Background: an optimization exercise with open tools, aiming at small area. Do not read the settings as production practice.
Only simulation tests tie the RTL to the original design; equivalence was not proved.
No activity file was given, so power comes from the tool's default toggle rates.

File: flow/design.v
module divide_by_n(
	input clk,
	input rst,
	output reg out
);
	parameter N = 2;
	reg [
   N <= 2	 ? 1 : 
   N <= 4	 ? 2 : 
   N <= 8	 ? 3 : 
   N <= 16	 ? 4 : 
   N <= 32	 ? 5 : 
   N <= 64	 ? 6 : 
   N <= 128	 ? 7 : 
   N <= 256	 ? 8 : 
   N <= 512	 ? 9 : 
   N <= 1024	 ? 10 : 
   N <= 2048	 ? 11 : 
   N <= 4096	 ? 12 : 
   N <= 8192	 ? 13 : 
   N <= 16384	 ? 14 : 
   N <= 32768	 ? 15 : 
   N <= 65536	 ? 16 : 
   N <= 131072	 ? 18 : 
   N <= 262144	 ? 18 : 
   -1-1:0] counter;
	always @(posedge clk)
	begin
		out <= 0;
		if (rst)
			counter <= 0;
		else
		if (counter == 0)
		begin
			out <= 1;
			counter <= N - 1;
		end else
			counter <= counter - 1;
	end
endmodule
module midi_in #(parameter BAUD_CNT_HALF = 3200 / 2) (
    input logic clk,     
    input logic rst,
    input logic midi_rx,
    output logic completed,
    output logic [7:0] status_in,
    output logic [7:0] data1_in,
    output logic [7:0] data2_in,
    output logic [1:0] bytes_cnt_in
);
logic [5:0] midi_reading_pos;
logic [5:0] midi_in_bits;
logic [7:0] midi_in;
logic read_full_command;
logic baud_clk_en;
logic baud_clk;
logic [10:0] clk_cnt;
logic baud_tick;
assign baud_tick = baud_clk_en && (clk_cnt == BAUD_CNT_HALF - 1) && !baud_clk;
always_ff @(posedge clk) begin
    if (!rst)
        baud_clk_en <= 0;
    else if (midi_rx && read_full_command)
        baud_clk_en <= 0;
    else if (midi_rx == 0)
        baud_clk_en <= 1;
end
always_ff @(posedge clk) begin
    if (!rst) begin
        clk_cnt <= 0;
        baud_clk <= 0;
    end
    else if (baud_clk_en) begin
        if (clk_cnt == BAUD_CNT_HALF - 1) begin
            clk_cnt <= 0;
            baud_clk <= ~baud_clk;
        end
        else begin
            clk_cnt <= clk_cnt + 1;
        end
    end
    else begin
        clk_cnt <= 0;
        baud_clk <= 0;
    end
end
always_ff @(posedge clk) begin
    if (!rst) begin
        read_full_command <= 0;
        completed <= 0;
        midi_reading_pos <= 0;
        midi_in_bits <= 0;
        midi_in <= 0;
        status_in <= 0;
        data1_in <= 0;
        data2_in <= 0;
        bytes_cnt_in <= 0;
    end
    else if (!baud_tick) begin
    end
    else if (midi_reading_pos != 0) begin
        midi_in <= {midi_rx, midi_in[7:1]};
        midi_in_bits <= midi_in_bits + 1;
        if (midi_reading_pos == 9 && midi_rx == 1) begin
            if (midi_in[7]) begin
                status_in <= midi_in;
                bytes_cnt_in <= 1;
                data1_in <= 0;
                data2_in <= 0;
                completed <= 0;
            end
            else if (bytes_cnt_in == 1) begin
                data1_in <= midi_in;
                bytes_cnt_in <= 2;
            end
            else if (bytes_cnt_in == 2) begin
                data2_in <= midi_in;
                bytes_cnt_in <= 3;
            end
        end
        if (midi_reading_pos == 9)
            midi_reading_pos <= 0;
        else
            midi_reading_pos <= midi_reading_pos + 1;
    end
    else if (midi_rx == 0) begin
        midi_in <= 0;
        midi_reading_pos <= 1;
        completed <= 0;
        read_full_command <= 0;
        midi_in_bits <= 0;
    end
    else begin
        if (midi_in_bits == 30) begin
            read_full_command <= 1;
            completed <= bytes_cnt_in != 0;
        end
        else if (midi_in_bits != 0)
            midi_in_bits <= midi_in_bits + 1;
    end
end
endmodule
module midi_out #(parameter BAUD_CNT_HALF = 3200 / 2) (
    input logic clk,         
    input logic rst,
    output logic midi_tx,
    input logic [7:0] status,
    input logic [7:0] data1,
    input logic [7:0] data2,
    input logic [7:0] cmd_bits_cnt,
    input logic cmd_set      
);
logic baud_clk;
logic [10:0] clk_cnt;
logic cmd_trigger_out;
logic cmd_reset_trigger;
logic [7:0] bits_cnt;
logic [29:0] midi_out;
logic baud_tick;
assign baud_tick = (clk_cnt == BAUD_CNT_HALF - 1) && !baud_clk;
always_ff @(posedge clk) begin
    if (!rst) begin
        clk_cnt <= 0;
        baud_clk <= 0;
    end
    else if (clk_cnt == BAUD_CNT_HALF - 1) begin
        clk_cnt <= 0;
        baud_clk <= ~baud_clk;
    end
    else begin
        clk_cnt <= clk_cnt + 1;
    end
end
always_ff @(posedge clk) begin
    if (!rst) begin
        cmd_trigger_out <= 0;
    end
    else begin
        if (cmd_reset_trigger)
            cmd_trigger_out <= 0;
        else if (cmd_set) begin
            cmd_trigger_out <= 1;
        end
    end
end
always_ff @(posedge clk) begin
    if (!rst) begin
        bits_cnt <= 0;
        midi_tx <= 1;
        midi_out <= 0;
        cmd_reset_trigger <= 0;
    end
    else if (!baud_tick) begin
    end
    else if (bits_cnt != 0) begin
        midi_tx <= midi_out[0];
        midi_out <= {1'b0, midi_out[29:1]};
        bits_cnt <= bits_cnt - 1;
        cmd_reset_trigger <= 0;
    end
    else if (cmd_trigger_out && bits_cnt == 0) begin
        midi_out <= {1'b1, data2, 1'b0,
                     1'b1, data1, 1'b0,
                     1'b1, status, 1'b0};
        bits_cnt <= cmd_bits_cnt;
        cmd_reset_trigger <= 1;
    end
    else begin
        cmd_reset_trigger <= 0;
        midi_tx <= 1;
    end
end
endmodule
module debounce_3pin
	(
	input       clk, rst, button_in_1, button_in_2,      
	output logic    raised		                     
	);
    logic init;
    logic old_pin1, old_pin2;
    logic pin1, pin2;
    logic out;
    logic pinout;
    assign out = button_in_1 ^ button_in_2;
    assign pinout = pin1 ^ pin2;
    always_ff @(posedge clk) begin
        if (!rst || out) begin
            pin1 <= button_in_1;
            pin2 <= button_in_2;
        end
    end
    always @(posedge clk) begin
        if (!rst) begin
            init <= 0;
            raised <= 0;
        end
        else if (!init) begin
            old_pin1 <= button_in_1;
            old_pin2 <= button_in_2;
            init <= 1;
        end
        else begin
            if (pinout && pin1 != old_pin1 && pin2 != old_pin2) begin
                raised <= 1;
                old_pin1 <= pin1;
                old_pin2 <= pin2;
            end
            else
                raised <= 0;
        end
    end
endmodule
module buttons #(parameter DEBOUNCE_CNT=21) (
    input logic clk,
    input logic rst,
    input logic board_btn,
    input logic btn2_pin_1,
    input logic btn2_pin_2,
    input logic btn3_pin_1,
    input logic btn3_pin_2,
    input logic btn4_pin_1,
    input logic btn4_pin_2,
    input logic btn5_pin_1,
    input logic btn5_pin_2,
    input logic [1:0] midi_in_state,
    output logic save_mode,
    output logic [2:0] btn_index
);
logic btn1_raise;
logic btn2_raise;
logic btn3_raise;
logic btn4_raise;
logic btn5_raise;
assign btn1_raise = 0;
debounce_3pin spdt1(clk, rst, btn2_pin_1, btn2_pin_2, btn2_raise);
debounce_3pin spdt2(clk, rst, btn3_pin_1, btn3_pin_2, btn3_raise);
debounce_3pin spdt3(clk, rst, btn4_pin_1, btn4_pin_2, btn4_raise);
debounce_3pin spdt4(clk, rst, btn5_pin_1, btn5_pin_2, btn5_raise);
always @(posedge clk) begin
    if (!rst) begin
        btn_index <= 0;
        save_mode <= 0;
    end
    else begin
        case ({btn5_raise, btn4_raise, btn3_raise, btn2_raise, btn1_raise})
            5'b00010, 5'b00001: begin
                btn_index <= 1;
                save_mode <= (midi_in_state == 1);
            end
            5'b00100: begin
                btn_index <= 2;
                save_mode <= (midi_in_state == 1);
            end
            5'b01000: begin
                btn_index <= 3;
                save_mode <= (midi_in_state == 1);
            end
            5'b10000: begin
                btn_index <= 4;
                save_mode <= (midi_in_state == 1);
            end
            default: begin
                btn_index <= 0;
                save_mode <= 0;
            end
        endcase
    end
end
endmodule
module spi_flash
(
    input logic clk_i,   
    input logic rst_i,
    input logic [23:0] adr_i,
    input logic [31:0] dat_i,
    input logic we_i,
    input logic stb_i,
    input logic tga_i,   
    output logic [31:0] dat_o,
    output logic ack_o,
    output logic rty_o,
    output logic spi_clk,
    output logic spi_cs,
    output logic spi_di,
    input logic spi_do
);
logic spi_baud;
divide_by_n #(5) div_n(clk_i, rst_i, spi_baud);
localparam IDLE = 0;
localparam SND = 1;
localparam RCV = 2;
localparam DLY = 3;
localparam NEXTOP = 3'b110;
localparam FINISH = 3'b111;
logic [2:0] state;
logic [2:0] next_state;
localparam CMD_STATUS       = 8'h05;
localparam CMD_READ         = 8'h03;
localparam CMD_DEVICEID     = 8'h90;
localparam CMD_READJEDEC    = 8'h9F;
localparam CMD_POWERUP      = 8'hAB;
localparam CMD_POWERDOWN    = 8'hB9;
localparam CMD_WRITEENABLE  = 8'h06;
localparam CMD_SECTORERASE  = 8'h20;
localparam CMD_WRITE        = 8'h02;
localparam CMD_PSEUDO_ENABLE_WRITE = 8'h10;
localparam CMD_PSEUDO_ENABLE_ERASE = 8'h11;
localparam CMD_ERASE_DELAY         = 8'h12;
localparam CMD_DELAY               = 8'h13;
logic ack, rty;
assign ack_o = stb_i && ack;
assign rty_o = stb_i && rty;
logic busy;
assign busy = dat_o[0];
logic [3:0] dly_cnt;
logic [31:0] cmd;
logic [31:0] next_cmd;
logic [6:0] bits_cnt;
logic [5:0] bits_to_read;
logic is_status;
logic write_mode;
always @(posedge clk_i) begin
    if (rst_i) begin
        state <= IDLE;
        next_state <= IDLE;
        ack <= 0;
        rty <= 0;
        dly_cnt <= 0;
        cmd <= 0;
        next_cmd <= 0;
        bits_cnt <= 0;
        bits_to_read <= 0;
        is_status <= 0;
        write_mode <= 0;
        dat_o <= 0;
        spi_cs <= 1;
        spi_clk <= 1;
        spi_di <= 0;
    end
    else if (state == DLY) begin
        if (spi_baud)
            dly_cnt <= dly_cnt + 1;
        if (dly_cnt[3] == 1) begin
            dly_cnt <= 0;
            state <= next_state;
        end
    end
    else if (stb_i && !ack && !rty && state == IDLE) begin
        state <= NEXTOP;
        next_cmd <= CMD_POWERUP;
        dat_o <= 0;
    end
    else if (state == NEXTOP && next_cmd != 0) begin
        spi_cs <= 0;
        spi_clk <= 1;
        cmd <= {next_cmd, adr_i};
        state <= DLY;
        next_state <= SND;
        is_status <= (next_cmd == CMD_STATUS);
        write_mode <= 0;
        case (next_cmd)
            CMD_POWERUP: begin
                bits_cnt <= 8;
                bits_to_read <= 0;
                next_cmd <= CMD_STATUS;
            end
            CMD_POWERDOWN: begin
                bits_cnt <= 8;
                bits_to_read <= 0;
                next_cmd <= 0;
            end
            CMD_STATUS: begin
                bits_cnt <= 8;
                bits_to_read <= 8;
                if (tga_i && we_i)
                    next_cmd <= CMD_PSEUDO_ENABLE_ERASE;
                else if (we_i)
                    next_cmd <= CMD_PSEUDO_ENABLE_WRITE;
                else
                    next_cmd <= CMD_READ;
            end
            CMD_PSEUDO_ENABLE_ERASE: begin
                cmd <= {CMD_WRITEENABLE, adr_i};
                bits_cnt <= 8;
                bits_to_read <= 0;
                next_cmd <= CMD_SECTORERASE;
            end
            CMD_PSEUDO_ENABLE_WRITE: begin
                cmd <= {CMD_WRITEENABLE, adr_i};
                bits_cnt <= 8;
                bits_to_read <= 0;
                next_cmd <= CMD_WRITE;
            end
            CMD_READJEDEC: begin
                bits_cnt <= 8;
                bits_to_read <= 24;
                next_cmd <= 0;
            end
            CMD_READ: begin
                bits_cnt <= 32;
                bits_to_read <= 32;
                next_cmd <= CMD_POWERDOWN;
            end
            CMD_WRITE: begin
                write_mode <= 1;
                bits_cnt <= 64;
                bits_to_read <= 0;
                next_cmd <= 0;
            end
            CMD_SECTORERASE: begin
                bits_cnt <= 32;
                bits_to_read <= 0;
                next_cmd <= 0;
            end
        endcase
    end
    else if (state != IDLE) begin
        if (spi_baud && spi_clk) begin   
            spi_clk <= ~spi_clk;
            if (state == SND) begin
                if (bits_cnt != 0) begin
                    spi_di <= cmd[31];
                    bits_cnt <= bits_cnt - 1;
                    if (write_mode && bits_cnt == 33) begin
                        cmd <= dat_i;
                    end
                    else
                        cmd <= {cmd[30:0], 1'b0};
                end
                else if (bits_to_read != 0) begin
                    bits_cnt <= bits_to_read;
                    state <= DLY;
                    next_state <= RCV;
                end
                else begin
                    spi_cs <= 1;
                    spi_clk <= 1;
                    state <= DLY;
                    if (next_cmd)
                        next_state <= NEXTOP;
                    else
                        next_state <= FINISH;
                end
            end
            else if (state == FINISH) begin
                state <= IDLE;
                rty <= (is_status && busy);
                ack <= ~is_status;
                spi_cs <= 1;
                spi_clk <= 1;
            end
            else if (state == RCV && bits_cnt == 0) begin
                state <= DLY;
                spi_clk <= 1;
                spi_cs <= 1;
                if (is_status && busy) begin
                    next_state <= FINISH;
                end
                else if (next_cmd != 0) begin
                    next_state <= NEXTOP;
                end
                else begin
                    next_state <= FINISH;
                end
            end
        end
        else if (spi_baud && !spi_clk) begin     
            spi_clk <= ~spi_clk;
            if (state == RCV) begin
                bits_cnt <= bits_cnt - 1;
                dat_o <= {dat_o[30:0], spi_do};
            end
        end
    end
    else begin
        spi_cs <= 1;
        ack <= 0;
        rty <= 0;
        spi_clk <= 1;
    end
end
endmodule
module midi_ctrl #(parameter BAUD_CNT_HALF = 32, parameter DEBOUNCE_CNT = 21,
                   parameter WAIT_SHORT_BIT = 9, parameter WAIT_LONG_BIT = 13)
(
    input logic rst_i,
    input logic clk,
    input logic board_btn,
    input logic midi_rx,
    output logic midi_tx,
    output logic led1,
    output logic led2,
    output logic spi_clk,
    output logic spi_cs,
    output logic spi_di,
    input logic spi_do,
    output logic [7:0] debug,
    input logic btn2_pin_1,
    input logic btn2_pin_2,
    input logic btn3_pin_1,
    input logic btn3_pin_2,
    input logic btn4_pin_1,
    input logic btn4_pin_2,
    input logic btn5_pin_1,
    input logic btn5_pin_2
);
localparam BUTTONS_CNT = 4;
localparam MEMSIZE = BUTTONS_CNT * 4;
logic [7:0] memmap [0:MEMSIZE - 1];
logic [BUTTONS_CNT:1] mem_init;
logic [2:0] memindex;
logic [2:0] memsave;
logic erased;
localparam CC_MSG = 8'hB0;  
localparam PC_MSG = 8'hC0;  
localparam FIRST_CC_MSG = 8'd46;
localparam CC_VALUE = 8'b0111_1111;
localparam PC_VALUE1 = 8'h42;
localparam PC_VALUE2 = 8'h43;
localparam MEMADDR = 24'h1ffd80;
logic rst;
assign rst = rst_i;
logic [7:0] status_in;
logic [7:0] data1_in;
logic [7:0] data2_in;
logic [1:0] bytes_cnt_in;
logic midi_cmd_completed;
midi_in #(.BAUD_CNT_HALF(BAUD_CNT_HALF)) din(
    clk, rst, midi_rx, midi_cmd_completed, status_in, data1_in, data2_in, bytes_cnt_in);
logic [7:0] status;
logic [7:0] data1;
logic [7:0] data2;
logic [7:0] cmd_bits_cnt;
logic cmd_trigger_out;
midi_out #(.BAUD_CNT_HALF(BAUD_CNT_HALF)) dout(
    clk, rst, midi_tx, status, data1, data2, cmd_bits_cnt, cmd_trigger_out);
assign led1 = ~midi_tx;
logic save_mode;
logic [2:0] btn_index;
logic [1:0] midi_in_state;
logic btn_assigned;
buttons #(.DEBOUNCE_CNT(DEBOUNCE_CNT)) but (
    clk, rst,
    board_btn,
    btn2_pin_1, btn2_pin_2,
    btn3_pin_1, btn3_pin_2,
    btn4_pin_1, btn4_pin_2,
    btn5_pin_1, btn5_pin_2,
    midi_in_state, save_mode, btn_index);
logic spi_clk_o;
logic [23:0] spi_adr_o;
logic [31:0] spi_dat_o;
logic spi_we_o;
logic spi_stb_o;
logic spi_tga_o;
logic [31:0] spi_dat_i;
logic spi_ack_i;
logic spi_rty_i;
logic [3:0] spi_init_cnt;
logic spi_rst_o;
spi_flash flash(
    clk, spi_rst_o,                                          
    spi_adr_o, spi_dat_o, spi_we_o, spi_stb_o, spi_tga_o,    
    spi_dat_i, spi_ack_i, spi_rty_i,                         
    spi_clk, spi_cs, spi_di, spi_do);                        
always @(posedge clk) begin
    if (!rst) begin
        spi_init_cnt <= 0;
        spi_rst_o <= 1;
    end
    else begin
        if (spi_init_cnt[3]) begin
            spi_rst_o <= 0;
        end
        else begin
            spi_init_cnt <= spi_init_cnt + 1;
            spi_rst_o <= 1;
        end
    end
end
always_comb begin
    debug[0] = spi_rst_o;
    debug[1] = spi_stb_o;
    debug[2] = spi_cs;
    debug[3] = spi_clk;
    debug[4] = spi_do;
    debug[5] = spi_di;
    debug[6] = spi_ack_i;
    debug[7] = spi_rty_i;
end
logic wait_long;
logic [25:0] wait_cnt;   
always @(posedge clk) begin
    if (spi_rst_o) begin
        spi_stb_o <= 0;
        memindex <= 1;
        memsave <= 0;
        wait_long <= 0;
        wait_cnt <= 0;
        wait_cnt[WAIT_LONG_BIT] <= 1;
        wait_cnt[WAIT_SHORT_BIT] <= 1;
        mem_init <= 0;
        erased <= 0;
        spi_adr_o <= 0;
        spi_dat_o <= 0;
        spi_we_o <= 0;
        spi_tga_o <= 0;
        for (int i = 0; i < MEMSIZE; i++)
            memmap[i] <= 0;
    end
    else if (wait_long && wait_cnt[WAIT_LONG_BIT] == 0) begin
        wait_cnt <= wait_cnt + 1;
    end
    else if (!wait_long && wait_cnt[WAIT_SHORT_BIT] == 0) begin
        wait_cnt <= wait_cnt + 1;
    end
    else if (spi_stb_o) begin
        if (spi_rty_i) begin
            spi_stb_o <= 0;
            wait_cnt <= 0;
            wait_long <= 0;
        end
        else if (spi_ack_i) begin
            spi_stb_o <= 0;
            if (spi_we_o && spi_tga_o) begin
                erased <= 1;
                wait_cnt <= 0;
                wait_long <= 1;
            end
            else if (spi_we_o) begin
                mem_init[memsave] <= 1;
                if (memsave == BUTTONS_CNT)
                    memsave <= 0;
                else
                    memsave <= memsave + 1;
                wait_cnt <= 0;
                wait_long <= 0;
            end
            else begin
                mem_init[memindex] <= 1;
                if (memindex == BUTTONS_CNT)
                    memindex <= 0;
                else
                    memindex <= memindex + 1;
                memmap[((memindex - 1) * 4)] <= spi_dat_i[31:24];
                memmap[((memindex - 1) * 4) + 1] <= spi_dat_i[23:16];
                memmap[((memindex - 1) * 4) + 2] <= spi_dat_i[15:8];
                memmap[((memindex - 1) * 4) + 3] <= spi_dat_i[7:0];
            end
        end
    end
    else if (btn_index != 0 && save_mode) begin
        memmap[((btn_index - 1) * 4)] <= status_in;
        memmap[((btn_index - 1) * 4) + 1] <= data1_in;
        memmap[((btn_index - 1) * 4) + 2] <= data2_in;
        memmap[((btn_index - 1) * 4) + 3] <= bytes_cnt_in * 10;
        memsave <= 1;
        mem_init <= 0;
        erased <= 0;
    end
    else if (memindex != 0 && mem_init[memindex] == 0) begin
        spi_stb_o <= 1;
        spi_adr_o <= MEMADDR + ((memindex - 1) * 4);
        spi_we_o <= 0;   
        spi_tga_o <= 0;
    end
    else if (memsave != 0 && !erased) begin
        spi_stb_o <= 1;
        spi_adr_o <= MEMADDR;
        spi_we_o <= 1;   
        spi_tga_o <= 1;  
    end
    else if (memsave != 0 && erased && mem_init[memsave] == 0) begin
        spi_stb_o <= 1;
        spi_adr_o <= MEMADDR + ((memsave - 1) * 4);
        spi_we_o <= 1;   
        spi_tga_o <= 0;  
        spi_dat_o <= {  memmap[((memsave - 1) * 4)],
                        memmap[((memsave - 1) * 4) + 1],
                        memmap[((memsave - 1) * 4) + 2],
                        memmap[((memsave - 1) * 4) + 3]};
    end
end
assign led2 = (midi_in_state == 1);
always_comb begin
    if (!rst)
        midi_in_state = 0;
    else if (midi_cmd_completed && !btn_assigned)
        midi_in_state = 1;
    else if (midi_cmd_completed && btn_assigned)
        midi_in_state = 2;
    else
        midi_in_state = 0;
end
always @(posedge clk) begin
    if (!rst) begin
        btn_assigned <= 0;
    end
    else if (midi_in_state == 0) begin
        btn_assigned <= 0;
    end
    else if (midi_in_state == 1 && btn_index != 0) begin
        btn_assigned <= 1;
    end
end
always @(posedge clk) begin
    if (!rst) begin
        cmd_trigger_out <= 0;
        status <= 0;
        data1 <= 0;
        data2 <= 0;
        cmd_bits_cnt <= 0;
    end
    else if (btn_index != 0 && !save_mode && mem_init[btn_index]) begin
        status <= memmap[((btn_index - 1) * 4)];
        data1 <= memmap[((btn_index - 1) * 4) + 1];
        data2 <= memmap[((btn_index - 1) * 4) + 2];
        cmd_bits_cnt <= memmap[((btn_index - 1) * 4) + 3];
        cmd_trigger_out <= 1;
    end
    else begin
        cmd_trigger_out <= 0;
    end
end
endmodule
File: flow/run.sh
#!/bin/bash
# synth_recipe.tcl (not shown) runs the flow's synth.tcl, then flattens the netlist and writes it again
# the make line also repeats each setting of config.mk as NAME=value (left out here)
make -C /OpenROAD-flow-scripts/flow DESIGN_CONFIG=/design/flow/config.mk WORK_HOME=/design/flow/orfs CLKGATE_MAP_FILE= SYNTH_SCRIPT=/design/flow/synth_recipe.tcl finish
File: flow/config.mk
export PLATFORM = sky130hd
export DESIGN_NAME = midi_ctrl
export DESIGN_NICKNAME = midi_ctrl
export VERILOG_FILES = /design/flow/design.v
export SDC_FILE = /design/flow/constraint.sdc
export NUM_CORES = 4
export LEC_CHECK = 0
export CAP_MARGIN = 20
export CORE_MARGIN = 2
export CORE_UTILIZATION = 40
export SLEW_MARGIN = 20
File: flow/constraint.sdc
create_clock -name core_clock -period 10.0 [get_ports {clk}]
set_input_delay 2.0000 -clock core_clock [delete_from_list [all_inputs] [get_ports {clk}]]
set_output_delay 2.0000 -clock core_clock [all_outputs]
set_load 0.01 [all_outputs]
==> images/cell_density.png <==
Scale: 1.5 px per um. The die is cut into 24 by 24 equal tiles; dark blue is low, red is high, 0 to 100% covered.
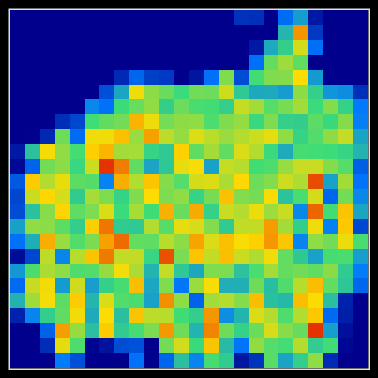
tiles over 75% full: 9.2%
emptiest ninth of the die: upper left
nearly empty tiles: 22%
fullest tile: 94%
final core occ: 44.52%
Starting Density: 40.23%
Core Area: 54880 um^2

==> images/congestion.png <==
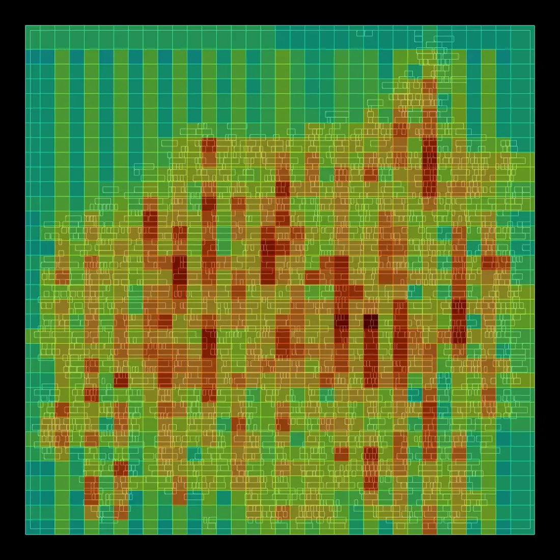
WL/cell: 17.31 um
GRT busiest layer: met2
met1 GRT Util: 23.96%
met2 Track Usage GR: 30.36%
Global Route met3 Usage: 2.344%

==> images/by_instance.png <==
Scale: 2 px per um.
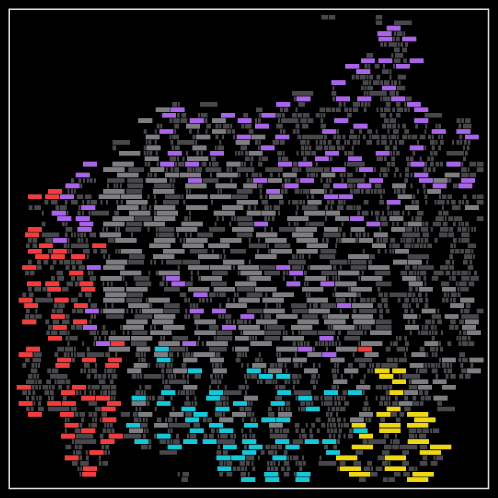
[but] yellow | sequential cells: 25 | where: lower right
[flash] purple | sequential cells: 102
[din] red | sequential cells: 59
[dout] cyan | sequential cells: 53 | where: bottom centre

==> images/detail.png <==
Region (47, 167) to (72, 192) um. Cells in grey, sequential cells in the stronger grey; small squares are vias.
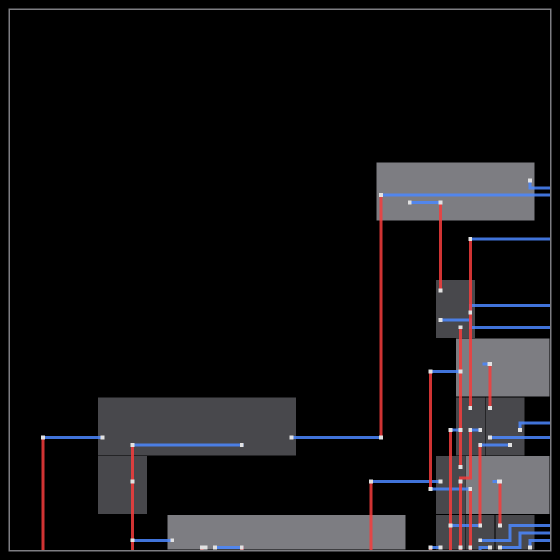
[metal 1] blue
[metal 2] red
cells with their middle in the window: 13
netlist names of flops here include: spi_dat_o (3), memmap (1)
most frequent: nand2_1 (4), a21oi_1 (3), dfxtp_1 (3)
sequential cells in the window: 4

==> images/sizes.png <==
Scale: 3 px per um.
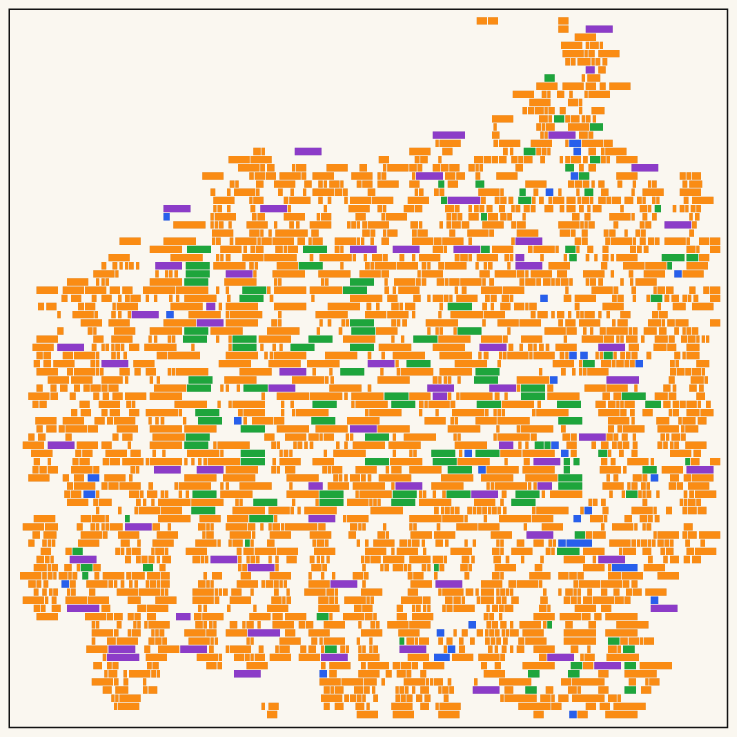
[_3 and _4 cells] blue | cells: 33 | most used: buf_4
[_0 and _1 cells] orange | cells: 2019 | most used: nand2_1
[_6 and larger] purple | cells: 67 | most used: clkbuf_16
[_2 cells] green | cells: 120 | most used: mux4_2
final setup margin: 4703 ps
Non-clk bufs: 48
Area Growth Syn to Fin: 10.67%

## sequential cells by signal, summed over array words and instances, names as in the netlist, 6 cells and up
signal	cells
cmd_bits_cnt	8
data1	8
data2	8
din.clk_cnt	11
din.data1_in	7
din.data2_in	7
din.midi_in	8
din.midi_in_bits	6
din.midi_reading_pos	6
din.status_in	8
dout.bits_cnt	8
dout.clk_cnt	11
dout.midi_out	30
flash.bits_cnt	7
flash.cmd	32
flash.dat_o	32
flash.next_cmd	6
memmap	128
spi_adr_o	6
spi_dat_o	32
status	8
wait_cnt	14
## kinds of logic (layout without fill, tap and decap cells)
kind of cell / Yosys count / after routing
simple gates: 918 / 918
flops: 473 / 473
compound gates: 407 / 407
buf+inv: 205 / 192
mux: 170 / 170
xor+xnor: 42 / 42
fa+ha+maj: 37 / 37
## layer usage
| metal | wire, um | up-vias | global-route usage (%) | part of all wire (%) |
|---|---|---|---|---|
| met4 | 1552 | 0 | 6.383 | 3.0 |
| met2 | 24290 | 331 | 30.36 | 48 |
| li1 | - | 7864 | - | - |
| met3 | 2320 | 91 | 2.344 | 4.6 |
| met1 | 22780 | 7797 | 23.96 | 45 |
| met5 | 0 | - | 0 | 0 |
==> run notes <==
Clock power frac 48.6%; gp weighted congestion 0.7984; Slowest-stage cell, CP clkdlybuf4s50_1; Via density 5.465; Seq/Total Area, Yosys 49.42%; R2R cell count 11; post-synthesis mux area share 11.48%; Nets 2245; combinational power 75.8 uW; crit end category output port; post-synthesis compound-gate area fraction 12.00%; simple-gate share of the synthesized area 19.21%; Worst Clk Skew 23.05 ps; area of the multi-input gates 10300 um^2; Pleak 0.008348 uW; unrepaired setup endpoints after global routing no; Setup WS pre-CTS 4661 ps; sequential cells 473; share of flip-flops with an asynchronous set or reset 0%; adder-cell area share of the yosys netlist 2.097%; chip height 238.9 um; Slowest Stage Delay on Critical Path 590 ps; reg2reg start but.btn_index[0]; PortBufs 25; post-synthesis xor/xnor area fraction 1.666%; worst skew pair latency 590 ps; largest net degree at the start of global routing 90; Non-clk invs 45; startpoint types input port; fraction of layout cells with a size suffix above 1 9.826%; crit path buf inv count 2; depth of the CTS H-tree 2; # clock sinks 473; Crit path depth 4; max_cap viols 0; cells after synthesis 2252; VDD IR-drop max 123.2 uV; CTS tree done; HP Class flip-flop to flip-flop; most common cell in the synthesized netlist nand2_1; vias in the first global route 15780; Non-Filler Instances 2943; first-pass GRT wire length 83300 um; cts bufs inserted 53; clock network power 1960 uW; final count of pins violating max slew 0; outcome finished clean; largest family of logic cells by synthesized area simple AND/OR/NAND/NOR gates; Antenna Cells 0; Post-synth top cells nand2_1 (360), dfxtp_1 (329), nor2_1 (245); mapped cell area 22070 um^2; Post-synth EDFFs 144; I/O pins 27; setup violators final 0; fraction of area in multi-input gates 42.17%; min-delay src dout.cmd_reset_trigger; tapcell count 704; # fillers 5182; Clock-cell share 7.124%; Clk pin slew, worst setup/hold paths 50 ps; worst hold stages 1; FF-to-FF End memmap[4][4]; sequential power 1990 uW; dpl cells 2844; Min Clock Period, post-route 5297 ps; combinational power share 1.9%; Largest cell class flip-flops and latches; number of synthesized register bits 473; dpl hpwl 32250 um; most frequent cells in the layout nand2_1 (358), dfxtp_1 (326), nor2_1 (244); Initial DRC Count 1302; Distinct cells, synth 79; worst hold margin 428.7 ps

## afterwards: timing with drivers on the ports
In the flow no input, the clock included, has a driving cell. The finished layout below was timed again as built, in two steps. Step 1 sets driving cells, clkbuf_16 on the clock port and buf_2 on the other inputs (assumed; they add their load-dependent delay and slew). Step 2 adds t to the input delays and takes it off the output delays; t is the mean of the earliest and latest rising clock arrival at the registers after step 1. Input paths then give back, and output paths get back, about the clock's delay inside the block. Slacks: ideal ports / drivers / drivers and shift; pairs: ideal ports / drivers.
t (ns): 0.639
setup slack, ns: 4.703 / 4.679 / 4.679
clock arrival spread, ns: 0.025 / 0.026
worst data-port slew with drivers (ns): 0.04
After both steps setup and hold are still met in this run. For this run, drivers alone change the setup slack by -0.024 ns; drivers and shift together by -0.024 ns.
